This design comes from an exercise in tuning for small area, a short achievable clock period and few clock cycles on the open sky130 flow, not from production work. The RTL was checked by simulation tests, not by an equivalence proof against the original design. Power figures rest on the tool's default switching activity, not on a simulated workload.

## flow/design.v in outline (module list and top-level ports)
// module VexRiscv: 4273 lines
// module DataCache: 803 lines
// module InstructionCache: 283 lines
module VexRiscv (
  input  wire [31:0]   externalResetVector,
  input  wire          timerInterrupt,
  input  wire          softwareInterrupt,
  input  wire [31:0]   externalInterruptArray,
  output reg           iBusWishbone_CYC,
  output reg           iBusWishbone_STB,
  input  wire          iBusWishbone_ACK,
  output wire          iBusWishbone_WE,
  output wire [29:0]   iBusWishbone_ADR,
  input  wire [31:0]   iBusWishbone_DAT_MISO,
  output wire [31:0]   iBusWishbone_DAT_MOSI,
  output wire [3:0]    iBusWishbone_SEL,
  input  wire          iBusWishbone_ERR,
  output wire [2:0]    iBusWishbone_CTI,
  output wire [1:0]    iBusWishbone_BTE,
  output wire          dBusWishbone_CYC,
  output wire          dBusWishbone_STB,
  input  wire          dBusWishbone_ACK,
  output wire          dBusWishbone_WE,
  output wire [29:0]   dBusWishbone_ADR,
  input  wire [31:0]   dBusWishbone_DAT_MISO,
  output wire [31:0]   dBusWishbone_DAT_MOSI,
  output wire [3:0]    dBusWishbone_SEL,
  input  wire          dBusWishbone_ERR,
  output wire [2:0]    dBusWishbone_CTI,
  output wire [1:0]    dBusWishbone_BTE,
  input  wire          clk,
  input  wire          reset
);
  // ...
==> flow/run.sh <==
#!/bin/bash
# synth_recipe.tcl (not shown) runs the flow's synth.tcl, then flattens the netlist and writes it again
# the make line also repeats each setting of config.mk as NAME=value (left out here)
make -C /OpenROAD-flow-scripts/flow DESIGN_CONFIG=/design/flow/config.mk WORK_HOME=/design/flow/orfs CLKGATE_MAP_FILE= SYNTH_SCRIPT=/design/flow/synth_recipe.tcl finish
==> flow/config.mk <==
export PLATFORM = sky130hd
export DESIGN_NAME = VexRiscv
export DESIGN_NICKNAME = VexRiscv
export VERILOG_FILES = /design/flow/design.v
export SDC_FILE = /design/flow/constraint.sdc
export NUM_CORES = 4
export LEC_CHECK = 0
export CAP_MARGIN = 20
export CORE_MARGIN = 2
export CORE_UTILIZATION = 40
export SLEW_MARGIN = 20
==> flow/constraint.sdc <==
create_clock -name core_clock -period 12.0 [get_ports {clk}]
set_input_delay 2.4000 -clock core_clock [delete_from_list [all_inputs] [get_ports {clk}]]
set_output_delay 2.4000 -clock core_clock [all_outputs]
set_load 0.01 [all_outputs]
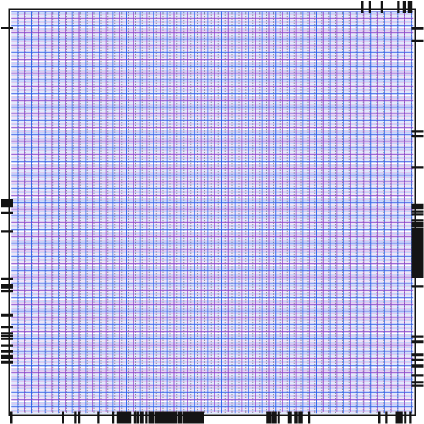
**Above:** PDN straps and rails.
Scale: 0.5 px per um. Pins as bars on the die edge. Tap cells in grey.
[VSS] blue
[VDD] purple
met4 straps: 59
signal pins: 284

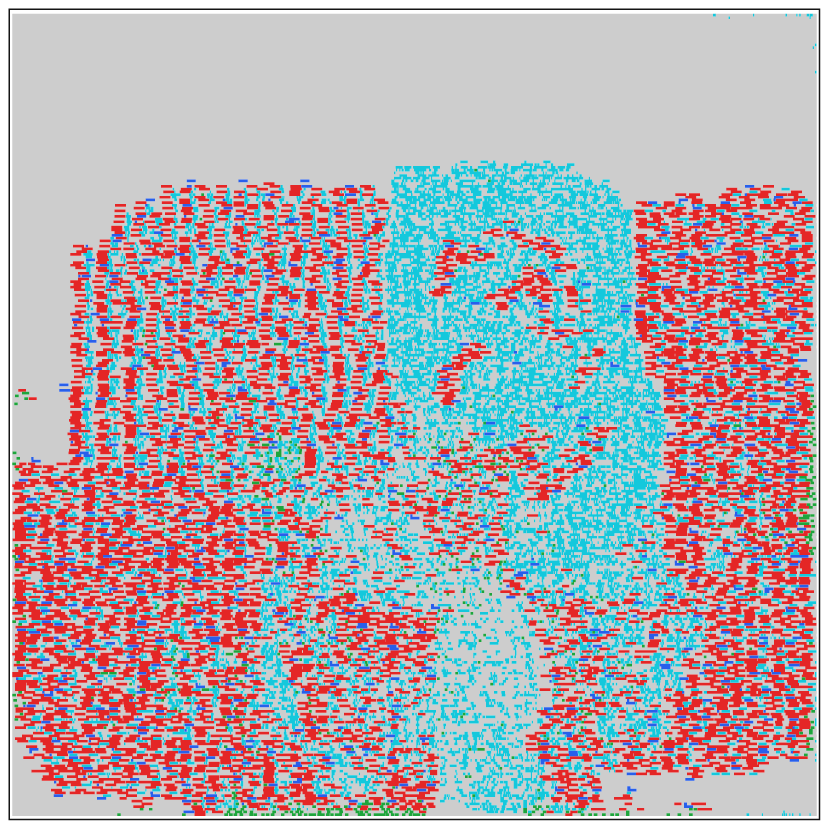
**Above:** placement by cell class.
Scale: 1 px per um. Fill, decap, tap and diode cells in grey.
[combinational and other logic] cyan | cells: 14848 | share of their area: 40%
[flops] red | cells: 4978 | share of their area: 52%
[other buffers and delay cells] green | cells: 721 | share of their area: 2.3%
[clock drivers and dummy loads] blue | cells: 913 | share of their area: 5.8%

==> impl_metrics.py <==
metrics = {
    "timing": {
        "slew_headroom": 0.0364,
    },
    "power_and_ir_drop": {
        "finalPower_w": 0.0349,
        "ir_worst_vdd_mv": 0.148,
        "pwr-share-clk": 0.443,
        "p_sw_w": 0.00725,
        "powerDensity_nw_per_um2": 121,
        "sw_frac_of_total": 0.208,
        "internal_power_w": 0.0277,
    },
    "finish": {
        "multi_input_area_share": 0.361,
        "fill_cells": 58429,
        "nMultiInputCombCells": 13312,
        "buf_share": 0.0220,
        "n_all_inverters": 1536,
        "final_util": 0.447,
        "seq_area_frac": 0.503,
        "buffers": 721,
        "final_cell_area_um2": 288000,
        "drive_gt1_frac": 0.104,
    },
    "yosys": {
        "ys_ff_latch": 4978,
        "synth_cell_types": 98,
        "avgSynthCellArea_um2": 12.2,
        "synth_area_um2": 259000,
    },
    "die": {
        "tap_cells": 8613,
        "dieArea_um2": 654000,
        "coreArea_um2": 645000,
    },
    "worst_setup_path": {
        "rrSetupSlack_ns": 3.40,
        "crit_path_cell_trace": "inv_1 > ha_1 > nand2_1 > buf_4 > inv_1 > nand2_1 > fa_1 > fa_1 > inv_1 > fa_1 > fa_1 > fa_1 > inv_1 > fa_1 > inv_1 > ha_1 > and3_1 > a221o_1 > a31o_2 > a2111oi_0 > o21ai_0 > a31o_2 > a21oi_1 > xnor2_1",
        "critPathLaunchType": "flip-flop",
        "path_depth": 24,
        "cp.buffers_inverters": 6,
        "rr_worst_depth": 24,
        "cp_max_fo": 25,
    },
    "clock_network": {
        "cts.path.max_buffers": 4,
        "cts_tree": "done",
        "clock-sinks": 4978,
        "cts_buffers": 485,
        "cts.repair.resized": 0,
        "clk_latency_ns": 1.14,
    },
    "drt": {
        "drcViolationCount": 0,
        "postRouteAntennaNets": 0,
        "wl_met1_mm": 341,
    },
    "global_routing": {
        "grt_pass1_wl_mm": 1240,
        "top_usage_layer": "met2",
    },
    "status": {
        "status": "complete, no violations",
    },
    "place": {
        "place_congestion": 0.996,
        "dp_cells": 29156,
        "dp_hpwl_mm": 584,
    },
}
Testbench counts, summed over its fixed seeds: cycles 450,264.
[cell usage after synthesis (50+ instances only)]
cell and n:
xor2_1 190, o22ai_1 283, edfxtp_1 4539, o21ai_0 573, ha_1 701, a31oi_1 621
nor2_1 920, mux2i_1 371, nand3_1 358, a21oi_1 683, a22oi_1 119, mux4_2 557
o211ai_1 62, a21o_1 143, buf_1 168, nand4_1 64, clkbuf_1 984, mux2_2 174
a211oi_1 385, fa_1 986, dfxtp_1 439, inv_1 1528, nor4_1 107, and3_1 336
buf_4 104, nand2b_1 84, o21ai_1 50, nor3_1 108, xnor2_1 419, and2_1 719
nor2b_1 101, nand2_1 3578, buf_2 114
[kinds of logic (layout without fill, tap and decap cells)]
group	after synthesis	count (layout)	share of synthesized area
XOR/XNOR	611	611	0.0207
AO/OA/AOI/OAI	3349	3349	0.0823
flip-flops	4978	4978	0.560
multiplexers	1102	1102	0.0703
buffers and inverters	2908	3170	0.0442
AND/OR/NAND/NOR	6521	6521	0.112
adder cells (fa/ha/maj)	1687	1687	0.110
other	2	82	0.0000290

[port drivers added, routing unchanged]
How much do the figures lean on ideal ports? The routed layout below was timed once more, with nothing changed but the port constraints. Step 1: set_driving_cell puts a clkbuf_16 on clk and a buf_2 on each other input, an assumption about the parent block. Step 2 also shifts input and output timing later by t, the mid clock arrival at the registers, as if the neighbouring blocks saw the same clock. a / b / c = ideal ports / drivers / drivers and shift; a / b = the first two.
t (ns): 1.218
setup WS [ns]: 3.403 / 3.403 / 3.403
worst register clock-pin slew, ns: 0.07 / 0.07
worst slew at a driven data input, ns: 0.17
cell pins on the clock port's net: 1
After both steps setup and hold are still met in this run. The setup slack of this run moves by 0.000 ns with the drivers and by 0.000 ns with both steps.
